Background: an optimization exercise with open tools, aiming at a short achievable clock period and few clock cycles per item. Do not read the settings as production practice.
Function was checked by simulation only, so behaviour that the tests miss may differ from the original.
Not every run is shown, and edits may drop behaviour that the tests do not exercise.

File: config.mk
export PLATFORM = sky130hd
export DESIGN_NAME = datapath_32
export DESIGN_NICKNAME = datapath_32
export VERILOG_FILES = /design/flow/design.v
export SDC_FILE = /design/flow/constraint.sdc
export NUM_CORES = 8
export LEC_CHECK = 0
export CAP_MARGIN = 20
export CORE_MARGIN = 2
export CORE_UTILIZATION = 40
export SETUP_SLACK_MARGIN = 3
export SLEW_MARGIN = 20
File: constraint.sdc
create_clock -name core_clock -period 135.0 [get_ports {clk}]
set_input_delay 27.0000 -clock core_clock [delete_from_list [all_inputs] [get_ports {clk}]]
set_output_delay 27.0000 -clock core_clock [all_outputs]
set_load 0.01 [all_outputs]
File: design.v
`timescale 1ns / 1ps
module datapath_32(input clk,rst,
  output [31:0]imem_addr,input [31:0]imem_data,
  output [31:0]dmem_addr,output [31:0]dmem_wdata,output dmem_we,input [31:0]dmem_rdata,
  output halted,
  output retire_valid,output [31:0]retire_pc,output retire_we,output [4:0]retire_rd,output [31:0]retire_data);
wire [31:0]wb,mwb,addr_out,rs_out,alu_in,data;
wire [31:0]addr_in,sign_out2,sign_o;
wire wr,rd,w,alusrc,alu_zero,mem_reg,branch,hlt;
wire [1:0]signer,reg_dst,jump,label;
wire [4:0]reg_in;
wire [31:0] aluout,data_in,data_out,rd_out,sign_out,hlouts,writeback;
wire [5:0]alu_con;
wire [5:0]ALUop;
wire [31:0]sign_out3,shbr,adbr,brout,sout_jump,jumpout,h_out,wb2;
wire [25:0]sign_jump;
wire [27:0]s_jump;
wire bout,hiw,low;
wire hlsel,hlwr,hldb;
reg halt_r,halt_q;
assign imem_addr=addr_out;
assign data=imem_data;
pc program_counter(jumpout,addr_out,clk,rst,hlt);
adder add(addr_out,addr_in);
mux5 muxy(data[20:16],data[15:11],data[25:21],reg_in,reg_dst);
mux32_3 muxaddr(wb,addr_in,hlouts,mwb,label);
register_bank ragis(w,clk,data[25:21],data[20:16],reg_in,rst,mwb,rs_out,rd_out);
sign_ex ji(data[15:0],sign_out);
shift_2b tbit(sign_out,shbr);
sign_ex_2 su(data[9:5],sign_out2);
sign_exld ldse(data[20:0],sign_out3);
mux32_3 muxsign(sign_out,sign_out2,sign_out3,sign_o,signer);
mux32 muxalu(rd_out,sign_o,alu_in,alusrc);
mux32 muxbr(addr_in,adbr,brout,bout);
adderbr bitlu(addr_in,shbr,adbr);
and a1(bout,branch,alu_zero);
concat cons(s_jump,addr_in[31:28],sout_jump);
shift_jump tjump(data[25:0],s_jump);
mux32_3 jump_mux(brout,sout_jump,rs_out,jumpout,jump);
ALU_control aluc(data[5:0],ALUop,alu_con,clk);
ALU alum(rs_out,alu_in,aluout,alu_con,alu_zero,wb2);
data_mem dmem(rst,clk,wr,rd,aluout,rd_out,data_out,dmem_addr,dmem_wdata,dmem_we,dmem_rdata);
mux32 muxdata(aluout,data_out,wb,mem_reg);
control_path cp(clk,data[31:26],branch,reg_dst,hlt,jump,rd,mem_reg,signer,ALUop,wr,alusrc,w,label,hlsel,hlwr,hldb);
hilo hregs(clk,rst,hlsel,hlwr,hldb,hlouts,wb,wb2);
reg ret_v,ret_we;
reg [31:0]ret_pc,ret_data;
reg [4:0]ret_rd;
always@(posedge clk)
if(rst) begin
halt_r<=0; halt_q<=0; ret_v<=0;
end
else begin
if(hlt) halt_r<=1;
halt_q<=halt_r;
ret_v<=~halt_r;
end
always@(posedge clk) begin
ret_pc<=addr_out;
ret_we<=w;
ret_rd<=reg_in;
ret_data<=mwb;
end
assign halted=halt_q;
assign retire_valid=ret_v;
assign retire_pc=ret_pc;
assign retire_we=ret_we;
assign retire_rd=ret_rd;
assign retire_data=ret_data;
endmodule
module pc(input [31:0]addr_in,output reg [31:0]addr_out,input clk,rst,hlt);
always@(posedge clk) 
if(rst) addr_out<=0;
else begin 
 if(hlt) addr_out<=addr_out;
else addr_out<=addr_in;
end
endmodule
module adder(input [31:0]addr,output [31:0]addr_o);
assign addr_o=addr+4;
endmodule
module adderbr(input [31:0]adrs,input [31:0]br,output [31:0]adout);
assign adout=adrs+br;
endmodule
module sign_ex_2(input [4:0]ins,output [31:0]outs);
assign outs={26'b0,ins};
endmodule
module concat(input [27:0]ins,input [3:0]d,output [31:0]outs);
assign outs={d,ins};
endmodule
module data_mem(input rst,input clk,input wr,input rd,input [31:0]addr,input [31:0]data,output [31:0]data_out,
output [31:0]maddr,output [31:0]mwdata,output mwe,input [31:0]mrdata);
assign maddr=addr;
assign mwdata=data;
assign mwe=wr&~rst;
assign data_out=(rd==1)?mrdata:0;
endmodule
module mux32(input [31:0]a,input [31:0]b,output [31:0]outs,input sel);
assign outs=sel?b:a;
endmodule
module mux32_3(input [31:0]a,b,c,output reg [31:0]outs,input [1:0]sel);
always@(*)
begin
case(sel)
0:outs=a;
1:outs=b;
2:outs=c;
default:outs=0;
endcase
end
endmodule
module mux5(input [4:0]a,input [4:0]b,input [4:0]c,output reg [4:0]outs,input [1:0]sel);
always@(*)
begin
case(sel)
0:outs=a;
1:outs=b;
2:outs=c;
default:outs=0;
endcase
end
endmodule
module ALU(input [31:0]a,b,output reg [31:0]outs,input [5:0]sel,output reg aluzero,output reg [31:0]wb2);
always@(*)
begin
wb2=0;
case(sel)
6'b000001:begin outs=a+b;aluzero=0; end   
6'b000010:begin outs=a-b;aluzero=0; end   
6'b000011:begin outs=a&b;aluzero=0;       end  
6'b000100:begin outs=a|b;aluzero=0; end 
6'b000101:begin outs=a^b;aluzero=0; end 
6'b000110:begin outs=~a;aluzero=0; end 
6'b010000:begin aluzero=(a==b)?1:0; outs=0; end 
6'b010001:begin aluzero=(a!=b)?1:0; outs=0; end  
6'b010010:begin aluzero=(a>b)?1:0; outs=0;end  
6'b010011:begin aluzero=(a>=b)?1:0; outs=0; end  
6'b010100:begin aluzero=(a<b)?1:0; outs=0; end  
6'b010101:begin aluzero=(a<=b)?1:0; outs=0; end  
6'b000111:begin aluzero=0;outs=0; end 
6'b001000:begin aluzero=0; outs=a<<b;end 
6'b001001:begin aluzero=0; outs=a*b;end 
6'b001010:begin aluzero=0;outs=(b==0)?32'hffffffff:a/b;end 
6'b001011:begin aluzero=0; outs=a>>b; end 
6'b001111:begin aluzero=0; outs=b+0; end  
6'b111000:begin aluzero=0; {outs,wb2}=a*b; end   
6'b111001:begin aluzero=0; outs=(b==0)?a:a%b; wb2=(b==0)?32'hffffffff:a/b; end  
6'b110000:begin aluzero=0; outs=(a<b)?1:0;end    
6'b011001:begin aluzero=0; outs=b<<16;end   
default:begin outs=0; aluzero=0; end 
endcase
end
endmodule
module ALU_control(input [5:0]func,input [5:0]ALUop,output reg [5:0]outs,input clk);
wire [11:0]alu;
assign alu={ALUop,func};
always@(*)
begin
    outs=6'b000000;
    casex(alu) 
    12'b000000000001:outs=6'b000001;    
    12'b000000000010:outs=6'b000010;    
    12'b000000000011:outs=6'b000011;    
    12'b000000000100:outs=6'b000100;    
    12'b000000000101:outs=6'b000101;    
    12'b000000000110:outs=6'b000110;    
    12'b000000001000:outs=6'b001000;    
    12'b000000001001:outs=6'b001001;    
    12'b000000001010:outs=6'b001010;    
    12'b000000001011:outs=6'b001011;    
    12'b000001xxxxxx:outs=6'b000001;    
    12'b000010xxxxxx:outs=6'b000010;    
    12'b000011xxxxxx:outs=6'b000011;    
    12'b000100xxxxxx:outs=6'b000100;    
    12'b000101xxxxxx:outs=6'b000101;    
    12'b001111xxxxxx:outs=6'b001111;    
    12'b010000xxxxxx:outs=6'b010000;    
    12'b010001xxxxxx:outs=6'b010001;    
    12'b010010xxxxxx:outs=6'b010010;    
    12'b010011xxxxxx:outs=6'b010011;    
    12'b010100xxxxxx:outs=6'b010100;    
    12'b010101xxxxxx:outs=6'b010101;    
    12'b111000000001:outs=6'b111000;    
    12'b111000000010:outs=6'b111001;    
    12'b000000110000:outs=6'b110000;     
    12'b101111xxxxxx:outs=6'b110000;     
    12'b011001xxxxxx:outs=6'b011001;     
    endcase
end
endmodule
module sign_ex(input [15:0]ex,output[31:0]ou);
assign ou={16'b0000000000000000,ex};
endmodule
module sign_exld(input [20:0]ins,output [31:0]outs);
assign outs={11'b00000000000,ins};
endmodule
module shift_2b(input [31:0]ins,output [31:0]outs);
assign outs=ins<<2;
endmodule
module shift_jump(input [25:0]ins,output [27:0]outs);
assign outs=ins<<2;
endmodule
module hilo(input clk,input rst,input sel,input wr,double,output [31:0]outs,input [31:0]writeback,wb2);
reg [31:0]hi;
reg [31:0]lo;
always@(posedge clk)
begin
if(rst) begin
hi<=32'h32; lo<=32'h16;
end
else begin
if(double) begin
hi<=writeback;
lo<=wb2;
end
else begin
if(sel)begin
if(wr) hi<=writeback;
else hi<=hi;
end 
else begin
if(wr) lo<=writeback;
else lo<=lo;
end
end
end
end
assign outs=sel?hi:lo;
endmodule
module register_bank(input w,input clk,input [4:0]rs1,input [4:0]rt,input [4:0]rd,input rst,input [31:0]wb,output [31:0]rsout,output [31:0]rdout);
reg [31:0]mem[31:0];
reg [31:0]hi;
reg [31:0]lo;
always@(posedge clk)
begin
if(rst)begin
mem[0]<=1;
mem[1]<=2;
mem[2]<=32'hffff_ffff;
mem[3]<=4;
mem[4]<=5;
mem[5]<=6;
mem[6]<=7;
mem[7]<=32'h22222222;
end
else begin
if(w==1) begin
mem[rd]<=wb;
end
end
end
assign rsout=mem[rs1];
assign rdout=mem[rt];
endmodule
module control_path(input clk,input [5:0]opcode,output reg branch,output reg [1:0]regdest,output reg hlt,output reg [1:0]jump,output reg memrd,memreg,output reg [1:0]signer,output reg [5:0]ALUop,output reg memwr,ALUsrc,regwrite,output reg [1:0]label,output reg hlsel,hlwr,hldb);
always@(*) begin
hlsel<=0; hlwr<=0; hldb<=0;
case(opcode)
6'b000000:begin    
regdest<=1;
signer<=0;
jump<=0;
branch<=0;
ALUsrc<=0;
ALUop<=6'b000000;
memreg<=0;
regwrite<=1;
memrd<=0;
memwr<=0;
hlt<=0;
label<=0;
end
6'b111000:begin    
regdest<=1;
signer<=0;
jump<=0;
branch<=0;
ALUsrc<=0;
ALUop<=6'b111000;
memreg<=0;
regwrite<=0;
memrd<=0;
memwr<=0;
hlt<=0;
label<=0;
hldb<=1;
end
6'b000001:begin    
regdest<=0;
branch<=0;
jump<=0;
signer<=0;
ALUsrc<=0;
ALUop<=0;
memreg<=0;
regwrite<=1;
memrd<=0;
memwr<=0;
hlt<=0;
label<=0;
end
6'b000010:begin    
regdest<=1;
branch<=0;
jump<=0;
signer<=1;
ALUsrc<=1;
ALUop<=0;
memreg<=0;
regwrite<=1;
memrd<=0;
memwr<=0;
hlt<=0;
label<=0;
end
6'b000011:begin     
regdest<=0;
branch<=0;
signer<=0;
jump<=0;
ALUsrc<=1;
ALUop<=1;
memreg<=0;
regwrite<=1;
memrd<=0;
memwr<=0;
hlt<=0;label<=0;
end
6'b000100:begin    
regdest<=0;
branch<=0;
jump<=0;
signer<=0;
ALUsrc<=1;
ALUop<=2;
memreg<=0;
regwrite<=1;
memrd<=0;
memwr<=0;
hlt<=0;label<=0;
end
6'b000101:begin    
regdest<=0;
branch<=0;
jump<=0;
signer<=0;
ALUsrc<=1;
ALUop<=3;
memreg<=0;
regwrite<=1;
memrd<=0;
memwr<=0;
hlt<=0;label<=0;
end
6'b000110: begin    
regdest<=0;
branch<=0;
jump<=0;
signer<=0;
ALUsrc<=1;
ALUop<=4;
memreg<=0;
regwrite<=1;
memrd<=0;
memwr<=0;
hlt<=0;label<=0;
end
6'b000111: begin   
regdest<=0;
branch<=0;
jump<=0;
signer<=0;
ALUsrc<=1;
ALUop<=5;
memreg<=0;
regwrite<=1;
memrd<=0;
memwr<=0;
hlt<=0;label<=0;
end
6'b101111:begin   
regdest<=0;
branch<=0;
jump<=0;
signer<=0;
ALUsrc<=1;
ALUop<=6'b101111;
memreg<=0;
regwrite<=1;
memrd<=0;
memwr<=0;
hlt<=0;
label<=0;
end
6'b001000:begin    
regdest<=0;
branch<=0;
jump<=0;
signer<=0;
ALUsrc<=1;
ALUop<=1;
memreg<=1;
regwrite<=1;
memrd<=1;
memwr<=0;
hlt<=0;label<=0;
end
6'b001001:begin    
regdest<=0;
branch<=0;
jump<=0;
signer<=0;
ALUsrc<=1;
ALUop<=1;
memreg<=0;
regwrite<=0;
memrd<=0;
memwr<=1;
hlt<=0;label<=0;
end
6'b001010:begin    
regdest<=2;
branch<=0;
jump<=0;
signer<=2;
ALUsrc<=1;
ALUop<=6'b001111;   
memreg<=0;
regwrite<=1;
memrd<=0;
memwr<=0;
hlt<=0;label<=0;
end
6'b011001: begin   
regdest<=2;
branch<=0;
jump<=0;
signer<=2;
ALUsrc<=1;
ALUop<=6'b011001;   
memreg<=0;
regwrite<=1;
memrd<=0;
memwr<=0;
hlt<=0;label<=0;
end
6'b001100: begin   
regdest<=2;
branch<=0;
jump<=0;
signer<=0;
ALUsrc<=0;
ALUop<=6'b001100;   
memreg<=0;
regwrite<=1;
memrd<=0;
memwr<=0;
hlt<=0;label<=1;
end
6'b001011:begin   
regdest<=2;
branch<=0;
jump<=0;
signer<=0;
ALUsrc<=0;
ALUop<=6'b001111;
memreg<=0;
regwrite<=1;
memrd<=0;
memwr<=0;
hlt<=0;label<=0;
end
6'b010000:begin    
regdest<=0;
branch<=1;
jump<=0;
signer<=0;
ALUsrc<=0;
ALUop<=6'b010000;
memreg<=0;
regwrite<=0;
memrd<=0;
memwr<=0;
hlt<=0;label<=0;
end
6'b010001:begin    
regdest<=0;
branch<=1;
jump<=0;
signer<=0;
ALUsrc<=0;
ALUop<=6'b010001;
memreg<=0;
regwrite<=0;
memrd<=0;
memwr<=0;
hlt<=0;label<=0;
end
6'b010010: begin    
regdest<=0;
branch<=1;
jump<=0;
signer<=0;
ALUsrc<=0;
ALUop<=6'b010010;
memreg<=0;
regwrite<=0;
memrd<=0;
memwr<=0;
hlt<=0;label<=0;
end
6'b010011:begin    
regdest<=0;
branch<=1;
jump<=0;
signer<=0;
ALUsrc<=0;
ALUop<=6'b010011;
memreg<=0;
regwrite<=0;
memrd<=0;
memwr<=0;
hlt<=0;label<=0;
end
6'b010100: begin   
regdest<=0;
branch<=1;
jump<=0;
signer<=0;
ALUsrc<=0;
ALUop<=6'b010100;
memreg<=0;
regwrite<=0;
memrd<=0;
memwr<=0;
hlt<=0;label<=0;
end
6'b010101:begin   
regdest<=0;
branch<=1;
jump<=0;
signer<=0;
ALUsrc<=0;
ALUop<=6'b010101;
memreg<=0;
regwrite<=0;
memrd<=0;
memwr<=0;
hlt<=0;label<=0;
end
6'b100000:begin    
regdest<=0;
branch<=0;
jump<=1;
signer<=0;
ALUsrc<=0;
ALUop<=0;
memreg<=0;
regwrite<=0;
memrd<=0;
memwr<=0;
hlt<=0;label<=0;
end
6'b100001:begin     
regdest<=0;
branch<=0;
jump<=2;
signer<=0;
ALUsrc<=0;
ALUop<=0;
memreg<=0;
regwrite<=0;
memrd<=0;
memwr<=0;
hlt<=0;label<=0;
end
6'b100011:begin   
regdest<=2;
branch<=0;
jump<=0;
signer<=0;
ALUsrc<=0;
ALUop<=6'b100011;
memreg<=0;
regwrite<=1;
memrd<=0;
memwr<=0;
hlt<=0;label<=2;
hlsel<=1;  hlwr<=0;
hldb<=0;
end
6'b100100:begin    
regdest<=2;
branch<=0;
jump<=0;
signer<=0;
ALUsrc<=0;
ALUop<=6'b100011;
memreg<=0;
regwrite<=1;
memrd<=0;
memwr<=0;
hlt<=0;label<=2;
hlsel<=0;  hlwr<=0;
hldb<=0;
end
6'b111111: begin    
regdest<=0;
branch<=0;
jump<=0;
signer<=0;
ALUsrc<=0;
ALUop<=0;
memreg<=0;
regwrite<=0;
memrd<=0;
memwr<=0;
hlt<=1;label<=0;
end
default: begin
regdest<=0;
branch<=0;
jump<=0;
signer<=0;
ALUsrc<=0;
ALUop<=6'b0;
memreg<=0;
regwrite<=0;
memrd<=0;
memwr<=0;
hlt<=0;label<=0;
end
endcase
end
endmodule
File: run.sh
#!/bin/bash
# synth_recipe.tcl (not shown) runs the flow's synth.tcl, then flattens the netlist and writes it again
# the make line also repeats each setting of config.mk as NAME=value (left out here)
make -C /OpenROAD-flow-scripts/flow DESIGN_CONFIG=/design/flow/config.mk WORK_HOME=/design/flow/orfs CLKGATE_MAP_FILE= SYNTH_SCRIPT=/design/flow/synth_recipe.tcl finish
==> impl_metrics.csv, run 1 <==
group,metric,value,unit
outcome,status,"finished clean",
die,start_util,40.2,%
timing,max-slew-margin-rel,9.39,%
layout,seq_area,34100,um2
timing,rsz0062_at_grt,"false",
worst_setup_path,endpoint,"dmem_addr[30]",
yosys,synth_area_leaders,"edfxtp_1 (24%), fa_1 (14%), ha_1 (8.7%)",
route,num_vias,122000,
worst_setup_path,rr_worst_depth,346,
yosys,ys.flop_type,"edfxtp_1",
layout,drive_gt1_share,15.5,%
global_route,grt_pass1_vias,117000,
yosys,synthSimpleGateAreaFrac,14.3,%
placed_design,io_buffers,234,
yosys,synth_edf_count,1024,
layout,nNonClkBuffers,1094,
yosys,synth_nets,15800,
yosys,syn_area_per_cell,9.39,um2
global_route,grt_util_met1,49.7,%
timing,fin_skew,0.102,ns
clock_network,post_cts_buffers,16,
global_route,grt.met3_usage,11.2,%
global_route,gr-total-overflow,0,
route,finalWirelength,683000,um
Testbench counts for the RTL of run 1, summed over its fixed seeds: cycles 37,846, instrs 37,750.
**Run 1: placement by cell class**

Fill, decap, tap and diode cells in gray.
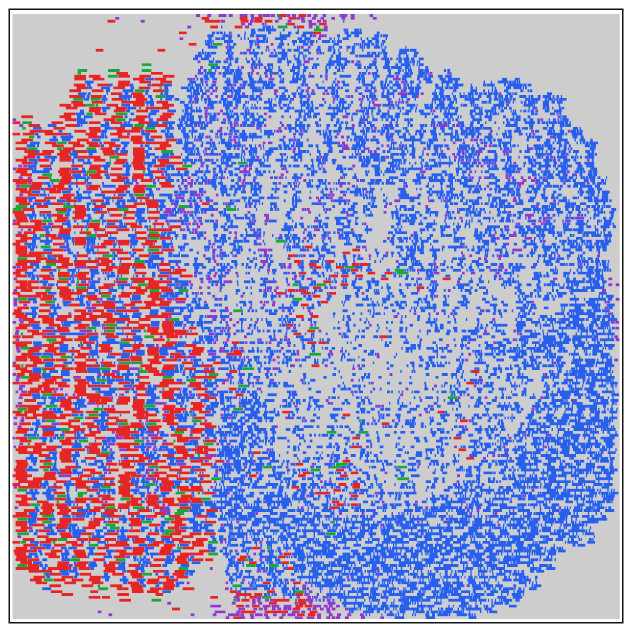
- sequential cells: red (cells 1193; share of their area 24%)
- remaining buffers and delay cells: purple (cells 1094; share of their area 6.6%)
- combinational and other logic: blue (cells 11896; share of their area 67%)
- clock drivers and dummy loads: green (cells 232; share of their area 3.2%)
post-route cell area: 149000 um2
core area: 324000 um2
# rows: 209
final core utilization: 46.1%

**Run 1: pin map**

Pins as bars across the die edge, other pins in gray.
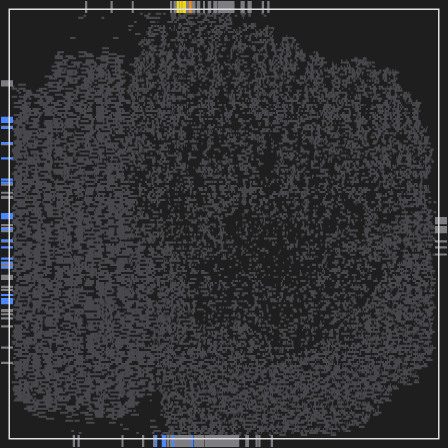
- `dmem_wdata`: blue (pins 32; direction output; edge 26 left, 5 bottom, 1 top)
- `retire_we`: orange (pins 1; direction output; edge top)
- `retire_rd`: yellow (pins 5; direction output; edge top)
- all pins by edge: 103 bottom, 63 top, 55 left, 14 right

**Run 1: clock tree after CTS**

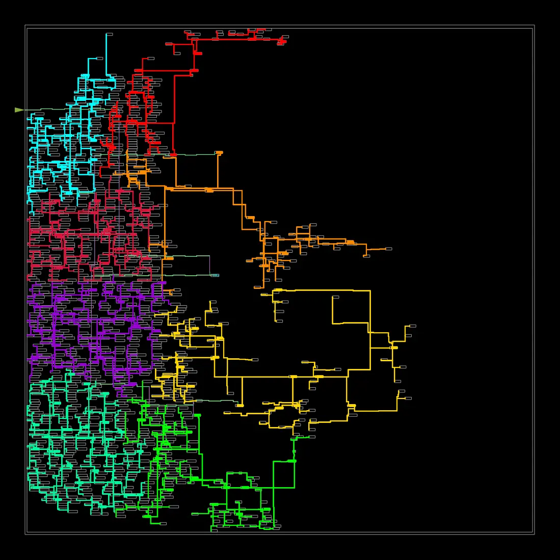
CTS Buf Count: 139
Root Buffer: clkbuf_16
clock sink count: 1193
H-tree Lvls: 4
sequential cells: 1193

**Run 1: wire density map**

The die is cut into 29 by 29 equal tiles; white is low, dark blue is high, scaled to the fullest tile. Values are wire area over tile area, all layers added.
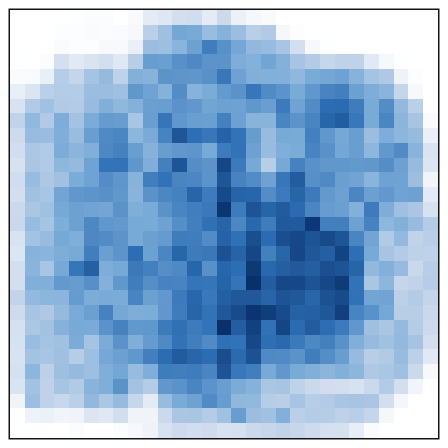

==> run 2: a larger rewrite; changed files in full <==
==> design.v <==
`timescale 1ns / 1ps
module datapath_32(input clk,rst,
  output [31:0]imem_addr,input [31:0]imem_data,
  output [31:0]dmem_addr,output [31:0]dmem_wdata,output dmem_we,input [31:0]dmem_rdata,
  output halted,
  output retire_valid,output [31:0]retire_pc,output retire_we,output [4:0]retire_rd,output [31:0]retire_data);
reg [31:0] pc;
reg [31:0] ir, ir_pc;
reg        ir_v;
reg        stopped;
reg [31:0] R [0:31];
reg [31:0] HI, LO;
reg        m_v, m_we, m_load, m_mul32, m_mul64, m_hlt;
reg [4:0]  m_rd;
reg [31:0] m_pc, m_res, m_a, m_b;
reg [31:0] dm_addr, dm_wdata;
reg        dm_we;
reg        ret_v, ret_we, ret_hlt;
reg [4:0]  ret_rd;
reg [31:0] ret_pc, ret_data;
reg        halt_q;
reg        dv_act;
reg [1:0]  dv_cnt;
reg [31:0] dv_r, dv_q;
assign imem_addr   = pc;
assign dmem_addr   = dm_addr;
assign dmem_wdata  = dm_wdata;
assign dmem_we     = dm_we;
assign halted      = halt_q;
assign retire_valid= ret_v;
assign retire_pc   = ret_pc;
assign retire_we   = ret_we;
assign retire_rd   = ret_rd;
assign retire_data = ret_data;
wire [5:0]  op  = ir[31:26];
wire [4:0]  rs  = ir[25:21];
wire [4:0]  rt  = ir[20:16];
wire [4:0]  rd  = ir[15:11];
wire [4:0]  sh  = ir[9:5];
wire [5:0]  fn  = ir[5:0];
wire [31:0] imm16 = {16'b0, ir[15:0]};
wire [31:0] imm21 = {11'b0, ir[20:0]};
wire op_r0  = op == 6'h00;
wire op_r1  = op == 6'h01;
wire op_r2  = op == 6'h02;
wire op_r   = op_r0 | op_r1 | op_r2;
wire op_imm = (op >= 6'h03 && op <= 6'h07) || op == 6'h2f;
wire op_lw  = op == 6'h08;
wire op_sw  = op == 6'h09;
wire op_li  = op == 6'h0a;
wire op_mov = op == 6'h0b;
wire op_lna = op == 6'h0c;
wire op_lui = op == 6'h19;
wire op_br  = op >= 6'h10 && op <= 6'h15;
wire op_j   = op == 6'h20;
wire op_jr  = op == 6'h21;
wire op_mfh = op == 6'h23;
wire op_mfl = op == 6'h24;
wire op_md  = op == 6'h38;
wire op_hlt = op == 6'h3f;
wire md_mul = op_md & (fn == 6'd1);
wire md_div = op_md & (fn == 6'd2);
wire r_mul  = op_r & (fn == 6'd9);
wire r_div  = op_r & (fn == 6'd10);
wire is_div = r_div | md_div;
wire use_rs = op_r | op_imm | op_lw | op_sw | op_br | op_jr | md_mul | md_div;
wire use_rt = op_r0 | op_r1 | op_sw | op_mov | op_br | md_mul | md_div;
wire [31:0] ra = R[rs];
wire [31:0] rb = R[rt];
wire [31:0] xa = ra;
wire [31:0] xb = op_r2 ? {27'b0, sh} : (op_imm ? imm16 : rb);
reg  [5:0]  af;
always @(*) begin
  case (op)
    6'h03: af = 6'd1;
    6'h04: af = 6'd2;
    6'h05: af = 6'd3;
    6'h06: af = 6'd4;
    6'h07: af = 6'd5;
    6'h2f: af = 6'h30;
    default: af = fn;
  endcase
end
reg [31:0] alu;
always @(*) begin
  case (af)
    6'd1:  alu = xa + xb;
    6'd2:  alu = xa - xb;
    6'd3:  alu = xa & xb;
    6'd4:  alu = xa | xb;
    6'd5:  alu = xa ^ xb;
    6'd6:  alu = ~xa;
    6'd8:  alu = xa << xb;
    6'd11: alu = xa >> xb;
    6'h30: alu = {31'b0, xa < xb};
    default: alu = 32'b0;
  endcase
end
wire        dv_b0 = xb == 32'b0;
wire [1:0]  dv_s  = (xa[31:24] >= xb) ? 2'd3 : (xa[31:16] >= xb) ? 2'd2 :
                    (xa[31:8] >= xb) ? 2'd1 : 2'd0;
wire [1:0]  dv_c  = dv_act ? dv_cnt : dv_s;
reg  [31:0] dv_rin;
always @(*) begin
  if (dv_act) dv_rin = dv_r;
  else case (dv_s)
    2'd3: dv_rin = 32'b0;
    2'd2: dv_rin = {24'b0, xa[31:24]};
    2'd1: dv_rin = {16'b0, xa[31:16]};
    default: dv_rin = {8'b0, xa[31:8]};
  endcase
end
reg [7:0] dv_abits;
always @(*) begin
  case (dv_c)
    2'd3: dv_abits = xa[31:24];
    2'd2: dv_abits = xa[23:16];
    2'd1: dv_abits = xa[15:8];
    default: dv_abits = xa[7:0];
  endcase
end
reg [31:0] dv_rout;
reg [7:0]  dv_qb;
reg [32:0] dv_t;
integer di;
always @(*) begin
  dv_rout = dv_rin;
  for (di = 7; di >= 0; di = di - 1) begin
    dv_t = {dv_rout, dv_abits[di]} - {1'b0, xb};
    if (!dv_t[32]) begin
      dv_rout = dv_t[31:0];
      dv_qb[di] = 1'b1;
    end else begin
      dv_rout = {dv_rout[30:0], dv_abits[di]};
      dv_qb[di] = 1'b0;
    end
  end
end
wire [31:0] dv_qout = {(dv_act ? dv_q[23:0] : 24'b0), dv_qb};
wire        dv_last = dv_b0 | (dv_c == 2'd0);
wire [31:0] quot = dv_b0 ? 32'hffffffff : dv_qout;
wire [31:0] rem  = dv_b0 ? xa : dv_rout;
wire hz_m   = m_v & m_we & (m_load | m_mul32) &
              ((use_rs & (m_rd == rs)) | (use_rt & (m_rd == rt)));
wire hz_hl  = m_v & m_mul64 & (op_mfh | op_mfl);
wire stall_x = ir_v & (hz_m | hz_hl | (is_div & ~dv_last));
wire x_go   = ir_v & ~stall_x;
reg [31:0] x_res;
always @(*) begin
  if (op_r & is_div) x_res = quot;
  else if (op_r) x_res = alu;
  else if (op_li) x_res = imm21;
  else if (op_lui) x_res = {ir[15:0], 16'b0};
  else if (op_lna) x_res = ir_pc + 32'd4;
  else if (op_mov) x_res = rb;
  else if (op_mfh) x_res = HI;
  else if (op_mfl) x_res = LO;
  else x_res = alu;
end
wire x_gw   = op_r | op_imm | op_lw | op_li | op_mov | op_lna | op_lui | op_mfh | op_mfl;
wire [4:0] x_dst = (op_r0 | op_r2) ? rd : (op_r1 | op_imm | op_lw) ? rt : rs;
wire x_wlate = op_lw | r_mul;            
wire x_wnow  = x_go & x_gw & ~x_wlate;
reg br_c;
always @(*) begin
  case (op[2:0])
    3'd0: br_c = ra == rb;
    3'd1: br_c = ra != rb;
    3'd2: br_c = ra > rb;
    3'd3: br_c = ra >= rb;
    3'd4: br_c = ra < rb;
    default: br_c = ra <= rb;
  endcase
end
wire [31:0] x_pc4  = ir_pc + 32'd4;
wire [31:0] x_brt  = x_pc4 + {14'b0, ir[15:0], 2'b00};
wire [31:0] x_jt   = {x_pc4[31:28], ir[25:0], 2'b00};
wire [31:0] x_next = (op_br & br_c) ? x_brt : op_jr ? ra : op_j ? x_jt : x_pc4;
wire redirect = x_go & ~op_hlt & (x_next != pc);
wire        f_is_j = imem_data[31:26] == 6'b100000;
wire [31:0] pc4    = pc + 32'd4;
wire [31:0] f_jt   = {pc4[31:28], imem_data[25:0], 2'b00};
wire        halt_now = x_go & op_hlt;
always @(posedge clk) begin
  if (rst) begin
    pc <= 32'b0;
    ir_v <= 1'b0;
    stopped <= 1'b0;
  end else if (stopped | halt_now) begin
    ir_v <= 1'b0;
    stopped <= 1'b1;
  end else if (redirect) begin
    pc <= x_next;
    ir_v <= 1'b0;
  end else if (!stall_x) begin
    ir <= imem_data;
    ir_pc <= pc;
    ir_v <= 1'b1;
    pc <= f_is_j ? f_jt : pc4;
  end
end
always @(posedge clk) begin
  if (rst) dv_act <= 1'b0;
  else if (ir_v & is_div & ~dv_last & ~hz_m) begin
    dv_act <= 1'b1;
    dv_cnt <= dv_c - 2'd1;
    dv_r <= dv_rout;
    dv_q <= dv_qout;
  end else dv_act <= 1'b0;
end
wire [63:0] prod = m_a * m_b;
wire        m_gw = m_v & m_we & (m_load | m_mul32);
wire [31:0] m_wd = m_load ? dmem_rdata : prod[31:0];
always @(posedge clk) begin
  if (rst) begin
    m_v <= 1'b0;
    dm_we <= 1'b0;
  end else begin
    m_v <= x_go;
    dm_we <= x_go & op_sw;
  end
  m_pc <= ir_pc;
  m_we <= x_gw;
  m_rd <= x_dst;
  m_res <= x_res;
  m_load <= op_lw;
  m_mul32 <= r_mul;
  m_mul64 <= md_mul;
  m_hlt <= op_hlt;
  m_a <= xa;
  m_b <= xb;
  dm_addr <= ra + imm16;
  dm_wdata <= rb;
end
integer k;
always @(posedge clk) begin
  for (k = 0; k < 32; k = k + 1) begin
    if (rst && k < 8) begin
      case (k)
        0: R[k] <= 32'd1;
        1: R[k] <= 32'd2;
        2: R[k] <= 32'hffffffff;
        3: R[k] <= 32'd4;
        4: R[k] <= 32'd5;
        5: R[k] <= 32'd6;
        6: R[k] <= 32'd7;
        default: R[k] <= 32'h22222222;
      endcase
    end else if (x_wnow && x_dst == k) R[k] <= x_res;
    else if (m_gw && m_rd == k) R[k] <= m_wd;
  end
end
always @(posedge clk) begin
  if (rst) begin
    HI <= 32'h32;
    LO <= 32'h16;
  end else if (x_go & op_md & ~md_mul) begin
    HI <= md_div ? rem : 32'b0;
    LO <= md_div ? quot : 32'b0;
  end else if (m_v & m_mul64) begin
    HI <= prod[63:32];
    LO <= prod[31:0];
  end
end
always @(posedge clk) begin
  if (rst) begin
    ret_v <= 1'b0;
    halt_q <= 1'b0;
  end else begin
    ret_v <= m_v;
    if (ret_v & ret_hlt) halt_q <= 1'b1;
  end
  ret_pc <= m_pc;
  ret_we <= m_we;
  ret_rd <= m_rd;
  ret_data <= m_load ? dmem_rdata : m_mul32 ? prod[31:0] : m_res;
  ret_hlt <= m_hlt;
end
endmodule
**Run 2: wire density map**

The die is cut into 29 by 29 equal tiles; white is low, dark blue is high, scaled to the fullest tile. Values are wire area over tile area, all layers added.
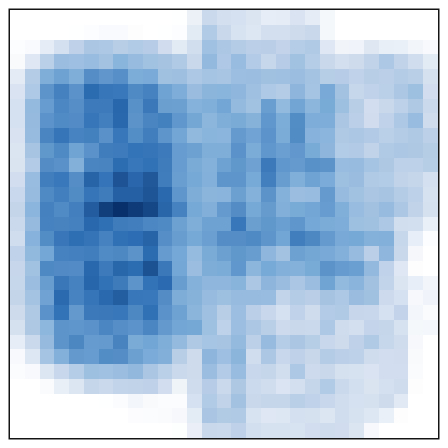
- tiles over half the peak: 30%
- mean over tiles: 0.45
- emptiest ninth of the die: bottom right
- fullest tile: 1.2
- nearly empty tiles: 11%
WL/cell: 39.0 um
Vias: 145k

**Run 2: pin map**

Pins as bars across the die edge, other pins in gray.
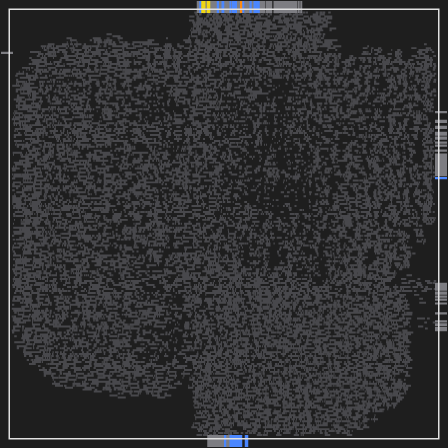
- `retire_rd`: yellow (pins 5; direction output; edge top)
- `dmem_wdata`: blue (pins 32; direction output; edge 16 bottom, 15 top, 1 right)
- `retire_we`: orange (pins 1; direction output; edge top)
- all pins by edge: 135 top, 52 bottom, 47 right, 1 left
Vert. Die Dim: 590 um
die extent in x: 590 um
PortBufs: 234

==> impl_metrics.csv, run 2 <==
group,metric,value,unit
outcome,status,"finished clean",
global_route,grt_util_met1,52.3,%
yosys,ys.flop_type,"edfxtp_1",
yosys,synthSimpleGateAreaFrac,18.3,%
die,rows,215,
global_route,grt.met3_usage,20.0,%
clock_network,cts_tree,"yes",
clock_network,post_cts_buffers,0,
clock_network,clock_latency,1.02,ns
global_route,grt_pass1_vias,132000,
clock_network,cts_htree_levels,4,
yosys,syn_area_per_cell,8.37,um2
worst_setup_path,endpoint,"R[21][0]$_DFFE_PP_",
worst_setup_path,cp_slowest_cell,"nor2_2",
route,dr.first_iter.drc_count,26900,
yosys,synth_top_cell_area_share,19.5,%
clock_network,numCtsBuffers,188,
layout,syn2layout_area_growth,11.9,%
timing,rsz0062_at_grt,"false",
layout,drive_gt1_share,8.80,%
layout,nNonClkBuffers,842,
timing,holdWs,0.319,ns
layout,seq_area,39400,um2
clock_network,clock_sinks,1522,
layout,fin_util,44.9,%
layout,final.fill_count,33700,
layout,final_common_cell,"nand2_1",
yosys,synth_xor_area_share,2.63,%
yosys,synth_nets,18100,
timing,setup_violations,0,
yosys,yosys.area.top_type,"edfxtp_1",
worst_setup_path,end_kind,"flip-flop",
timing,fin_skew,0.123,ns
yosys,synth_edf_count,890,
layout,buf_share,4.60,%
die,start_util,40.1,%
yosys,synth_area_leaders,"edfxtp_1 (19%), fa_1 (13%), dfxtp_1 (9.2%)",
die,core,342000,um2
worst_setup_path,rr_worst_depth,161,
route,drc,0,
timing,max-slew-margin-rel,3.65,%
layout,design.seq.count,1522,
layout,fin_area,154000,um2
placed_design,place_hpwl,558000,um
worst_setup_path,worstPathRequired,135.63,ns
route,routed.top_layer,"met5",
clock_network,cts_root_buffer,"clkbuf_16",
Testbench counts for the RTL of run 2, summed over its fixed seeds: cycles 39,973, instrs 37,750.
**Run 2: placement by cell class**

Fill, decap, tap and diode cells in gray.
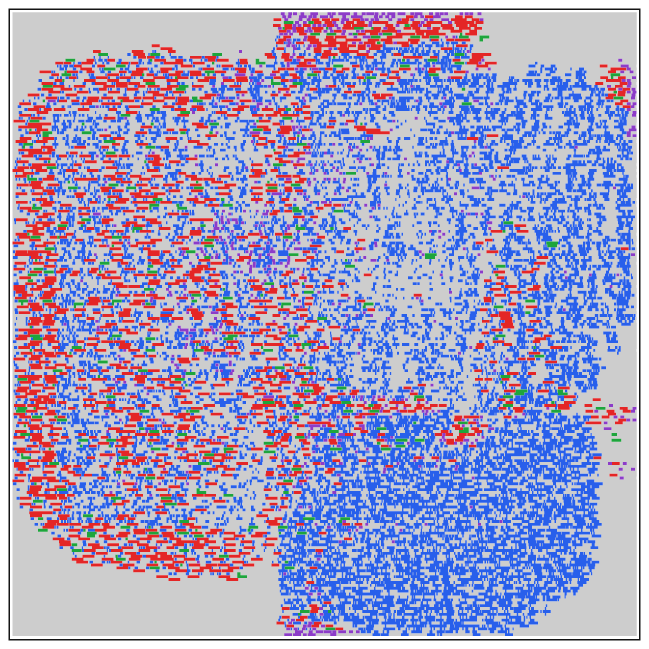
- combinational and other logic: blue (cells 13628; share of their area 64%)
- clock drivers and dummy loads: green (cells 350; share of their area 4.2%)
- remaining buffers and delay cells: purple (cells 842; share of their area 4.8%)
- sequential cells: red (cells 1522; share of their area 27%)

**Run 2: metal layers overlaid**

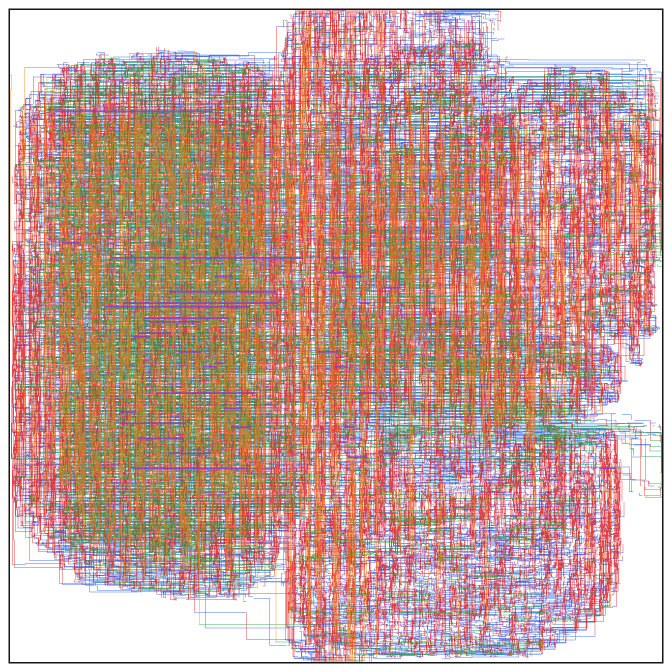
- metal 1: blue (wire length 278 mm)
- metal 2: red (wire length 325 mm)
- metal 3: green (wire length 120 mm)
- metal 5: purple (wire length 1460 um)
- metal 4: orange (wire length 95.7 mm)
Post-Route WL: 820000 um
gr usage total: 45.6%

**Run 2: clock tree after CTS**

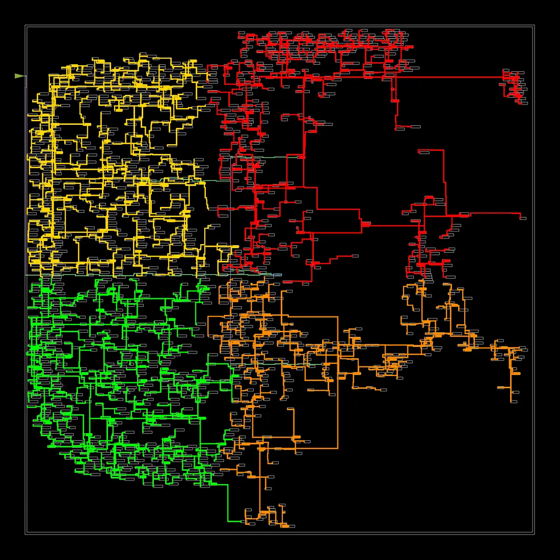

## Run 3: files that changed since run 2, shown whole
removed: run.sh
==> design.v <==
`timescale 1ns / 1ps
module datapath_32(input clk,rst,
  output [31:0]imem_addr,input [31:0]imem_data,
  output [31:0]dmem_addr,output [31:0]dmem_wdata,output dmem_we,input [31:0]dmem_rdata,
  output halted,
  output retire_valid,output [31:0]retire_pc,output retire_we,output [4:0]retire_rd,output [31:0]retire_data);
reg [31:0] pc;
reg [31:0] ir, ir_pc;
reg        ir_v;
reg        stopped;
reg        rst_q;           
reg [31:0] R [0:31];
reg [31:0] HI, LO;
reg        m_v, m_we, m_load, m_hlt;
reg [4:0]  m_rd;
reg [31:0] m_pc, m_res;
reg [31:0] dm_addr, dm_wdata;
reg        dm_we;
reg        ret_v, ret_we, ret_hlt;
reg [4:0]  ret_rd;
reg [31:0] ret_pc, ret_data;
reg        halt_q;
assign imem_addr   = pc;
assign dmem_addr   = dm_addr;
assign dmem_wdata  = dm_wdata;
assign dmem_we     = dm_we;
assign halted      = halt_q;
assign retire_valid= ret_v;
assign retire_pc   = ret_pc;
assign retire_we   = ret_we;
assign retire_rd   = ret_rd;
assign retire_data = ret_data;
wire [5:0]  op  = ir[31:26];
wire [4:0]  rs  = ir[25:21];
wire [4:0]  rt  = ir[20:16];
wire [4:0]  rd  = ir[15:11];
wire [4:0]  sh  = ir[9:5];
wire [5:0]  fn  = ir[5:0];
wire [31:0] imm16 = {16'b0, ir[15:0]};
wire [31:0] imm21 = {11'b0, ir[20:0]};
wire op_r0  = op == 6'h00;
wire op_r1  = op == 6'h01;
wire op_r2  = op == 6'h02;
wire op_r   = op_r0 | op_r1 | op_r2;
wire op_imm = (op >= 6'h03 && op <= 6'h07) || op == 6'h2f;
wire op_lw  = op == 6'h08;
wire op_sw  = op == 6'h09;
wire op_li  = op == 6'h0a;
wire op_mov = op == 6'h0b;
wire op_lna = op == 6'h0c;
wire op_lui = op == 6'h19;
wire op_br  = op >= 6'h10 && op <= 6'h15;
wire op_j   = op == 6'h20;
wire op_jr  = op == 6'h21;
wire op_mfh = op == 6'h23;
wire op_mfl = op == 6'h24;
wire op_md  = op == 6'h38;
wire op_hlt = op == 6'h3f;
wire md_mul = op_md & (fn == 6'd1);
wire md_div = op_md & (fn == 6'd2);
wire r_mul  = op_r & (fn == 6'd9);
wire r_div  = op_r & (fn == 6'd10);
wire is_div = r_div | md_div;
wire use_rs = op_r | op_imm | op_lw | op_sw | op_br | op_jr | md_mul | md_div;
wire use_rt = op_r0 | op_r1 | op_sw | op_mov | op_br | md_mul | md_div;
wire [31:0] ra = R[rs];
wire [31:0] rb = R[rt];
wire [31:0] xa = ra;
wire [31:0] xb = op_r2 ? {27'b0, sh} : (op_imm ? imm16 : rb);
reg  [5:0]  af;
always @(*) begin
  case (op)
    6'h03: af = 6'd1;
    6'h04: af = 6'd2;
    6'h05: af = 6'd3;
    6'h06: af = 6'd4;
    6'h07: af = 6'd5;
    6'h2f: af = 6'h30;
    default: af = fn;
  endcase
end
wire [63:0] prod = xa * xb;
reg [31:0] alu;
always @(*) begin
  case (af)
    6'd1:  alu = xa + xb;
    6'd2:  alu = xa - xb;
    6'd3:  alu = xa & xb;
    6'd4:  alu = xa | xb;
    6'd5:  alu = xa ^ xb;
    6'd6:  alu = ~xa;
    6'd8:  alu = xa << xb;
    6'd9:  alu = prod[31:0];
    6'd11: alu = xa >> xb;
    6'h30: alu = {31'b0, xa < xb};
    default: alu = 32'b0;
  endcase
end
wire        dq_b0  = xb == 32'b0;
wire        dq_big = {4'b0, xa[31:4]} >= xb;
reg  [31:0] dq_r;
reg  [3:0]  dq_q;
reg  [32:0] dq_t;
integer qi;
always @(*) begin
  dq_r = {4'b0, xa[31:4]};
  for (qi = 3; qi >= 0; qi = qi - 1) begin
    dq_t = {dq_r, xa[qi]} - {1'b0, xb};
    if (!dq_t[32]) begin
      dq_r = dq_t[31:0];
      dq_q[qi] = 1'b1;
    end else begin
      dq_r = {dq_r[30:0], xa[qi]};
      dq_q[qi] = 1'b0;
    end
  end
end
reg        dv_run, dv_done;
reg [1:0]  dv_cnt;
reg [31:0] dv_a, dv_b, dv_r, dv_q;
wire       dv_c3 = {24'b0, xa[31:24]} >= xb;
wire       dv_c2 = {16'b0, xa[31:16]} >= xb;
wire       dv_c1 = {8'b0,  xa[31:8]}  >= xb;
reg [7:0]  dv_abits;
always @(*) begin
  case (dv_cnt)
    2'd3: dv_abits = dv_a[31:24];
    2'd2: dv_abits = dv_a[23:16];
    2'd1: dv_abits = dv_a[15:8];
    default: dv_abits = dv_a[7:0];
  endcase
end
reg [31:0] dv_rn;
reg [7:0]  dv_qb;
reg [32:0] dv_t;
integer di;
always @(*) begin
  dv_rn = dv_r;
  for (di = 7; di >= 0; di = di - 1) begin
    dv_t = {dv_rn, dv_abits[di]} - {1'b0, dv_b};
    if (!dv_t[32]) begin
      dv_rn = dv_t[31:0];
      dv_qb[di] = 1'b1;
    end else begin
      dv_rn = {dv_rn[30:0], dv_abits[di]};
      dv_qb[di] = 1'b0;
    end
  end
end
wire div_long = is_div & ~dq_b0 & dq_big;
wire [31:0] quot = dv_done ? dv_q : dq_b0 ? 32'hffffffff : {28'b0, dq_q};
wire [31:0] rem  = dv_done ? dv_r : dq_b0 ? xa : dq_r;
wire hz_m    = m_v & m_load & ((use_rs & (m_rd == rs)) | (use_rt & (m_rd == rt)));
wire stall_x = ir_v & (hz_m | (div_long & ~dv_done));
wire x_go    = ir_v & ~stall_x;
reg [31:0] x_res;
always @(*) begin
  if (op_r & is_div) x_res = quot;
  else if (op_r) x_res = alu;
  else if (op_li) x_res = imm21;
  else if (op_lui) x_res = {ir[15:0], 16'b0};
  else if (op_lna) x_res = ir_pc + 32'd4;
  else if (op_mov) x_res = rb;
  else if (op_mfh) x_res = HI;
  else if (op_mfl) x_res = LO;
  else x_res = alu;
end
wire x_gw   = op_r | op_imm | op_lw | op_li | op_mov | op_lna | op_lui | op_mfh | op_mfl;
wire [4:0] x_dst = (op_r0 | op_r2) ? rd : (op_r1 | op_imm | op_lw) ? rt : rs;
wire x_wnow  = x_go & x_gw & ~op_lw;
reg br_c;
always @(*) begin
  case (op[2:0])
    3'd0: br_c = ra == rb;
    3'd1: br_c = ra != rb;
    3'd2: br_c = ra > rb;
    3'd3: br_c = ra >= rb;
    3'd4: br_c = ra < rb;
    default: br_c = ra <= rb;
  endcase
end
wire [31:0] x_pc4  = ir_pc + 32'd4;
wire [31:0] x_brt  = x_pc4 + {14'b0, ir[15:0], 2'b00};
wire [31:0] x_jt   = {x_pc4[31:28], ir[25:0], 2'b00};
wire [31:0] x_next = (op_br & br_c) ? x_brt : op_jr ? ra : op_j ? x_jt : x_pc4;
wire redirect = x_go & ~op_hlt & (x_next != pc);
always @(posedge clk) begin
  if (rst) begin
    dv_run <= 1'b0;
    dv_done <= 1'b0;
  end else begin
    dv_run <= (ir_v & div_long & ~hz_m & ~dv_run & ~dv_done) | (dv_run & (dv_cnt != 2'd0));
    dv_done <= dv_run & (dv_cnt == 2'd0);
  end
end
always @(posedge clk) begin
  if (dv_run) begin
    dv_r <= dv_rn;
    dv_q <= {dv_q[23:0], dv_qb};
    dv_cnt <= dv_cnt - 2'd1;
  end else begin
    dv_a <= xa;
    dv_b <= xb;
    dv_r <= dv_c3 ? 32'b0 : dv_c2 ? {24'b0, xa[31:24]} : dv_c1 ? {16'b0, xa[31:16]} : {8'b0, xa[31:8]};
    dv_q <= 32'b0;
    dv_cnt <= dv_c3 ? 2'd3 : dv_c2 ? 2'd2 : dv_c1 ? 2'd1 : 2'd0;
  end
end
localparam NB = 8;
reg          bt_v   [0:NB-1];
reg  [29:0]  bt_tag [0:NB-1];
reg  [29:0]  bt_tgt [0:NB-1];
reg  [1:0]   bt_ctr [0:NB-1];
reg  [2:0]   bt_ptr;
reg          f_pred;
reg  [29:0]  f_ptgt;
integer bi;
always @(*) begin
  f_pred = 1'b0;
  f_ptgt = 30'b0;
  for (bi = 0; bi < NB; bi = bi + 1)
    if (bt_v[bi] && bt_tag[bi] == pc[31:2] && bt_ctr[bi][1]) begin
      f_pred = 1'b1;
      f_ptgt = f_ptgt | bt_tgt[bi];
    end
end
reg          x_bhit;
reg  [2:0]   x_bidx;
always @(*) begin
  x_bhit = 1'b0;
  x_bidx = 3'd0;
  for (bi = 0; bi < NB; bi = bi + 1)
    if (bt_v[bi] && bt_tag[bi] == ir_pc[31:2]) begin
      x_bhit = 1'b1;
      x_bidx = bi;
    end
end
wire x_ctl   = op_br | op_jr;
wire x_taken = x_next != x_pc4;
always @(posedge clk) begin
  if (rst_q) begin
    for (bi = 0; bi < NB; bi = bi + 1) bt_v[bi] <= 1'b0;
    bt_ptr <= 3'd0;
  end else if (x_go & x_ctl) begin
    if (x_bhit) begin
      if (x_taken) begin
        bt_tgt[x_bidx] <= x_next[31:2];
        if (bt_ctr[x_bidx] != 2'd3) bt_ctr[x_bidx] <= bt_ctr[x_bidx] + 2'd1;
      end else if (bt_ctr[x_bidx] != 2'd0) bt_ctr[x_bidx] <= bt_ctr[x_bidx] - 2'd1;
    end else if (x_taken) begin
      bt_v[bt_ptr] <= 1'b1;
      bt_tag[bt_ptr] <= ir_pc[31:2];
      bt_tgt[bt_ptr] <= x_next[31:2];
      bt_ctr[bt_ptr] <= 2'd2;
      bt_ptr <= bt_ptr + 3'd1;
    end
  end
end
wire        f_is_j = imem_data[31:26] == 6'b100000;
wire [31:0] pcp4   = pc + 32'd4;
wire [31:0] pc_seq = f_pred ? {f_ptgt, 2'b00} : pcp4;
wire [31:0] f_jt   = {pcp4[31:28], imem_data[25:0], 2'b00};
wire        halt_now = x_go & op_hlt;
wire        f_cap  = ~stopped & ~halt_now & ~redirect & ~stall_x;
always @(posedge clk) begin
  if (rst) begin
    pc <= 32'b0;
    ir_v <= 1'b0;
    stopped <= 1'b0;
  end else begin
    if (redirect) pc <= x_next;
    else if (f_cap) pc <= f_is_j ? f_jt : pc_seq;
    if (f_cap) ir_v <= 1'b1;
    else if (~stall_x) ir_v <= 1'b0;
    if (halt_now) stopped <= 1'b1;
  end
end
always @(posedge clk) begin
  if (f_cap) begin
    ir <= imem_data;
    ir_pc <= pc;
  end
end
always @(posedge clk) begin
  if (rst) begin
    m_v <= 1'b0;
    dm_we <= 1'b0;
  end else begin
    m_v <= x_go;
    dm_we <= x_go & op_sw;
  end
  rst_q <= rst;
  m_pc <= ir_pc;
  m_we <= x_gw;
  m_rd <= x_dst;
  m_res <= x_res;
  m_load <= op_lw & x_go;
  m_hlt <= op_hlt;
  dm_addr <= ra + imm16;
  dm_wdata <= rb;
end
wire m_gw = m_v & m_load;
integer k;
always @(posedge clk) begin
  for (k = 0; k < 32; k = k + 1) begin
    if (rst_q && k < 8) begin
      case (k)
        0: R[k] <= 32'd1;
        1: R[k] <= 32'd2;
        2: R[k] <= 32'hffffffff;
        3: R[k] <= 32'd4;
        4: R[k] <= 32'd5;
        5: R[k] <= 32'd6;
        6: R[k] <= 32'd7;
        default: R[k] <= 32'h22222222;
      endcase
    end else if (x_wnow && x_dst == k) R[k] <= x_res;
    else if (m_gw && m_rd == k) R[k] <= dmem_rdata;
  end
end
always @(posedge clk) begin
  if (rst_q) begin
    HI <= 32'h32;
    LO <= 32'h16;
  end else if (x_go & op_md) begin
    HI <= md_mul ? prod[63:32] : md_div ? rem : 32'b0;
    LO <= md_mul ? prod[31:0] : md_div ? quot : 32'b0;
  end
end
reg  m_rep;
wire m_wait = m_v & ~m_rep;
wire x_rep  = x_go & ~op_lw & ~m_wait;
always @(posedge clk) begin
  if (rst) begin
    ret_v <= 1'b0;
    halt_q <= 1'b0;
    m_rep <= 1'b0;
  end else begin
    ret_v <= m_wait | x_rep;
    m_rep <= x_rep;
    if (ret_v & ret_hlt) halt_q <= 1'b1;
  end
  if (m_wait) begin
    ret_pc <= m_pc;
    ret_we <= m_we;
    ret_rd <= m_rd;
    ret_data <= m_load ? dmem_rdata : m_res;
    ret_hlt <= m_hlt;
  end else begin
    ret_pc <= ir_pc;
    ret_we <= x_gw;
    ret_rd <= x_dst;
    ret_data <= x_res;
    ret_hlt <= op_hlt;
  end
end
endmodule
==> flow/run.sh <==
#!/bin/bash
# Layout flow: the standard ORFS flow (standard.sh, standard synthesis
# unchanged) with timing repair aimed well below the 135 ns constraint, so that
# repair_timing works on the real critical paths. The SDC is not changed.
set -euo pipefail
cd "$(dirname "$0")/.."
bash standard.sh SETUP_SLACK_MARGIN=107 finish > standard.log 2>&1
==> standard.sh <==
#!/bin/bash
# synth_recipe.tcl (not shown) runs the flow's synth.tcl, then flattens the netlist and writes it again
# the make line also repeats each setting of config.mk as NAME=value (left out here)
make -C /OpenROAD-flow-scripts/flow DESIGN_CONFIG=/design/flow/config.mk WORK_HOME=/design/flow/orfs CLKGATE_MAP_FILE= SYNTH_SCRIPT=/design/flow/synth_recipe.tcl "${@:-finish}"
**Run 3: clock tree after CTS**

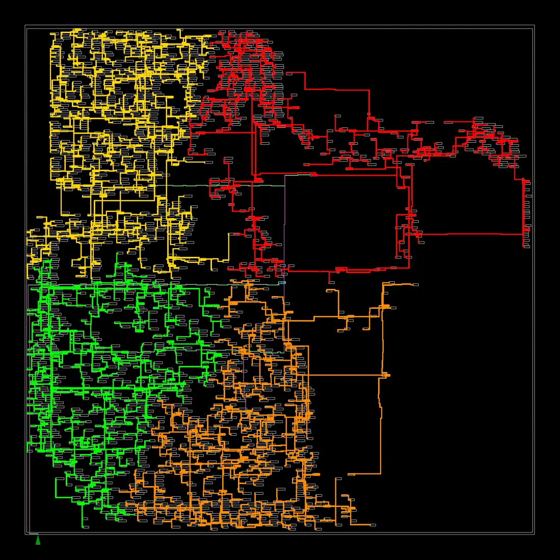
sequential cells: 2038
clock sink count: 2038
CTS Buf Count: 236

**Run 3: wire density map**

The die is cut into 33 by 33 equal tiles; white is low, dark blue is high, scaled to the fullest tile. Values are wire area over tile area, all layers added.
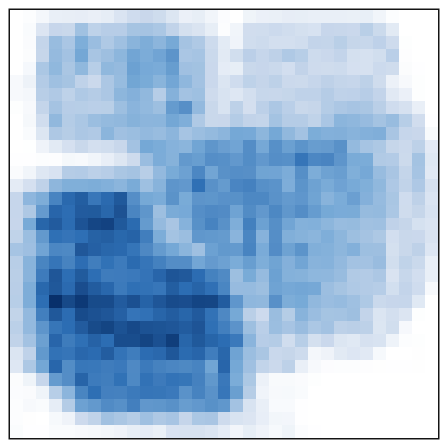
- nearly empty tiles: 11%
- mean over tiles: 0.43
- tiles over half the peak: 32%

**Run 3: placement by cell class**

Fill, decap, tap and diode cells in gray.
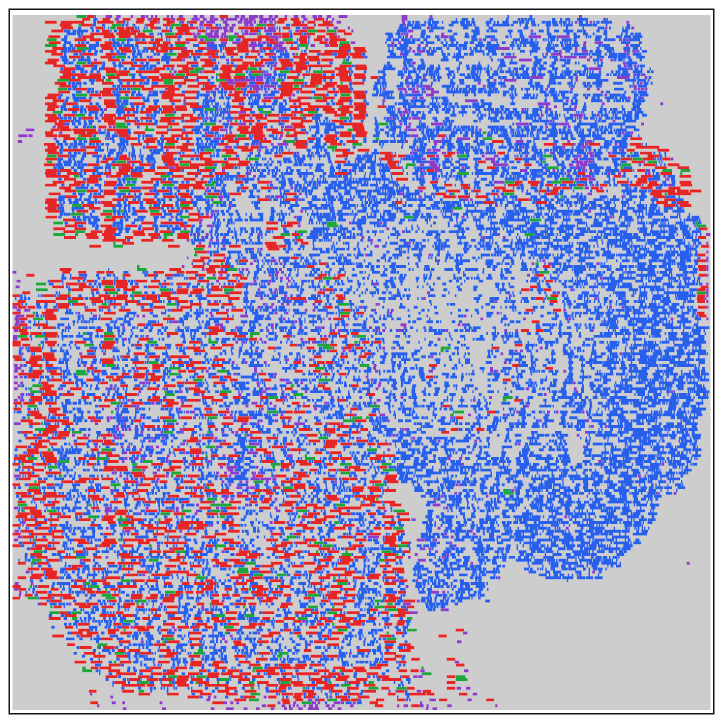
- remaining buffers and delay cells: purple (cells 1217; share of their area 5.9%)
- combinational and other logic: blue (cells 15820; share of their area 61%)
- clock drivers and dummy loads: green (cells 443; share of their area 4.4%)
- sequential cells: red (cells 2038; share of their area 29%)

**Run 3: pin map**

Pins as bars across the die edge, other pins in gray.
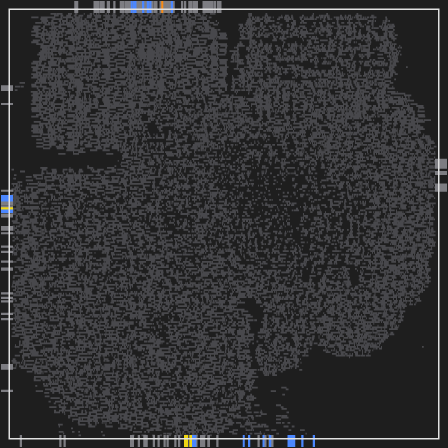
- `retire_rd`: yellow (pins 5; direction output; edge 4 bottom, 1 left)
- `dmem_wdata`: blue (pins 32; direction output; edge 17 bottom, 8 left, 7 top)
- `retire_we`: orange (pins 1; direction output; edge top)
Vert. Die Dim: 657 um
die extent in x: 657 um

==> impl_metrics.csv, run 3 <==
group,metric,value,unit
timing,max-slew-margin-rel,3.10,%
yosys,synthSimpleGateAreaFrac,16.4,%
layout,largest_reg_flops,1024,
route,num_vias,174000,
timing,rsz0062_at_grt,"true",
placed_design,dp.cells,24500,
clock_network,cts_tree,"yes",
global_route,grt_pass1_vias,158000,
layout,fin_util,46.2,%
timing,setup_violations,0,
global_route,grt.met3_usage,20.1,%
layout,syn2layout_area_growth,14.9,%
layout,drive_gt1_share,13.4,%
yosys,ys_warn_count,2,
global_route,grt_usage,43.2,%
yosys,ys.flop_type,"edfxtp_1",
worst_setup_path,rr_worst_depth,152,
worst_setup_path,worstPathRequired,108.00,ns
clock_network,clock_latency,1.11,ns
yosys,syn_area_per_cell,8.86,um2
layout,final.fill_count,40500,
die,rows,239,
clock_network,cts_root_buffer,"clkbuf_16",
yosys,synth_area_leaders,"edfxtp_1 (24%), fa_1 (11%), dfxtp_1 (7.6%)",
timing,holdWs,0.378,ns
worst_setup_path,cp_slowest_cell,"dfxtp_4",
clock_network,post_cts_buffers,164,
worst_setup_path,end_kind,"output pin",
placed_design,place_hpwl,633000,um
outcome,status,"finished clean",
route,finalWirelength,968000,um
die,start_util,40.3,%
placed_design,dp_slack,100.45,ns
yosys,yosys.area.top_type,"edfxtp_1",
worst_setup_path,endpoint,"dmem_wdata[5]",
yosys,synth_edf_count,1392,
timing,fin_skew,0.181,ns
route,wire_per_inst,38.2,um
yosys,synth_nets,21200,
layout,final_common_cell,"nand2_1",
global_route,grt_util_met1,51.4,%
placed_design,io_buffers,234,
layout,fin_area,196000,um2
yosys,synth_top_cell_area_share,24.5,%
Testbench counts for the RTL of run 3, summed over its fixed seeds: cycles 39,706, instrs 37,750.

[afterwards: timing with drivers on the ports]
In the flow no input, the clock included, has a driving cell. The finished layouts below were timed again as built, in two steps.
Step 1: set_driving_cell puts a clkbuf_16 on clk and a buf_2 on each other input, an assumption about the parent block.
Step 2 moves the port delays by t, midway between the first and last clock arrival at a register: inputs arrive t later, outputs are due t later. That takes back most of the time a late clock gives input paths.
a / b / c = no drivers / after step 1 / after step 2; a / b = the first two.
| run | t, ns | setup WS [ns] | worst register clock-pin slew, ns | worst data-port slew with drivers (ns) |
|---|---|---|---|---|
| run 1 | 0.928 | 5.135 / 4.967 / 4.967 | 0.08 / 0.08 | 0.29 |
| run 2 | 1.076 | 87.445 / 87.445 / 87.445 | 0.08 / 0.08 | 0.17 |
| run 3 | 1.160 | 106.430 / 106.286 / 105.790 | 0.10 / 0.10 | 0.11 |
After both steps every run listed still meets setup and hold. For run 3, which loses most, drivers alone change the setup slack by -0.144 ns; drivers and shift together by -0.640 ns.
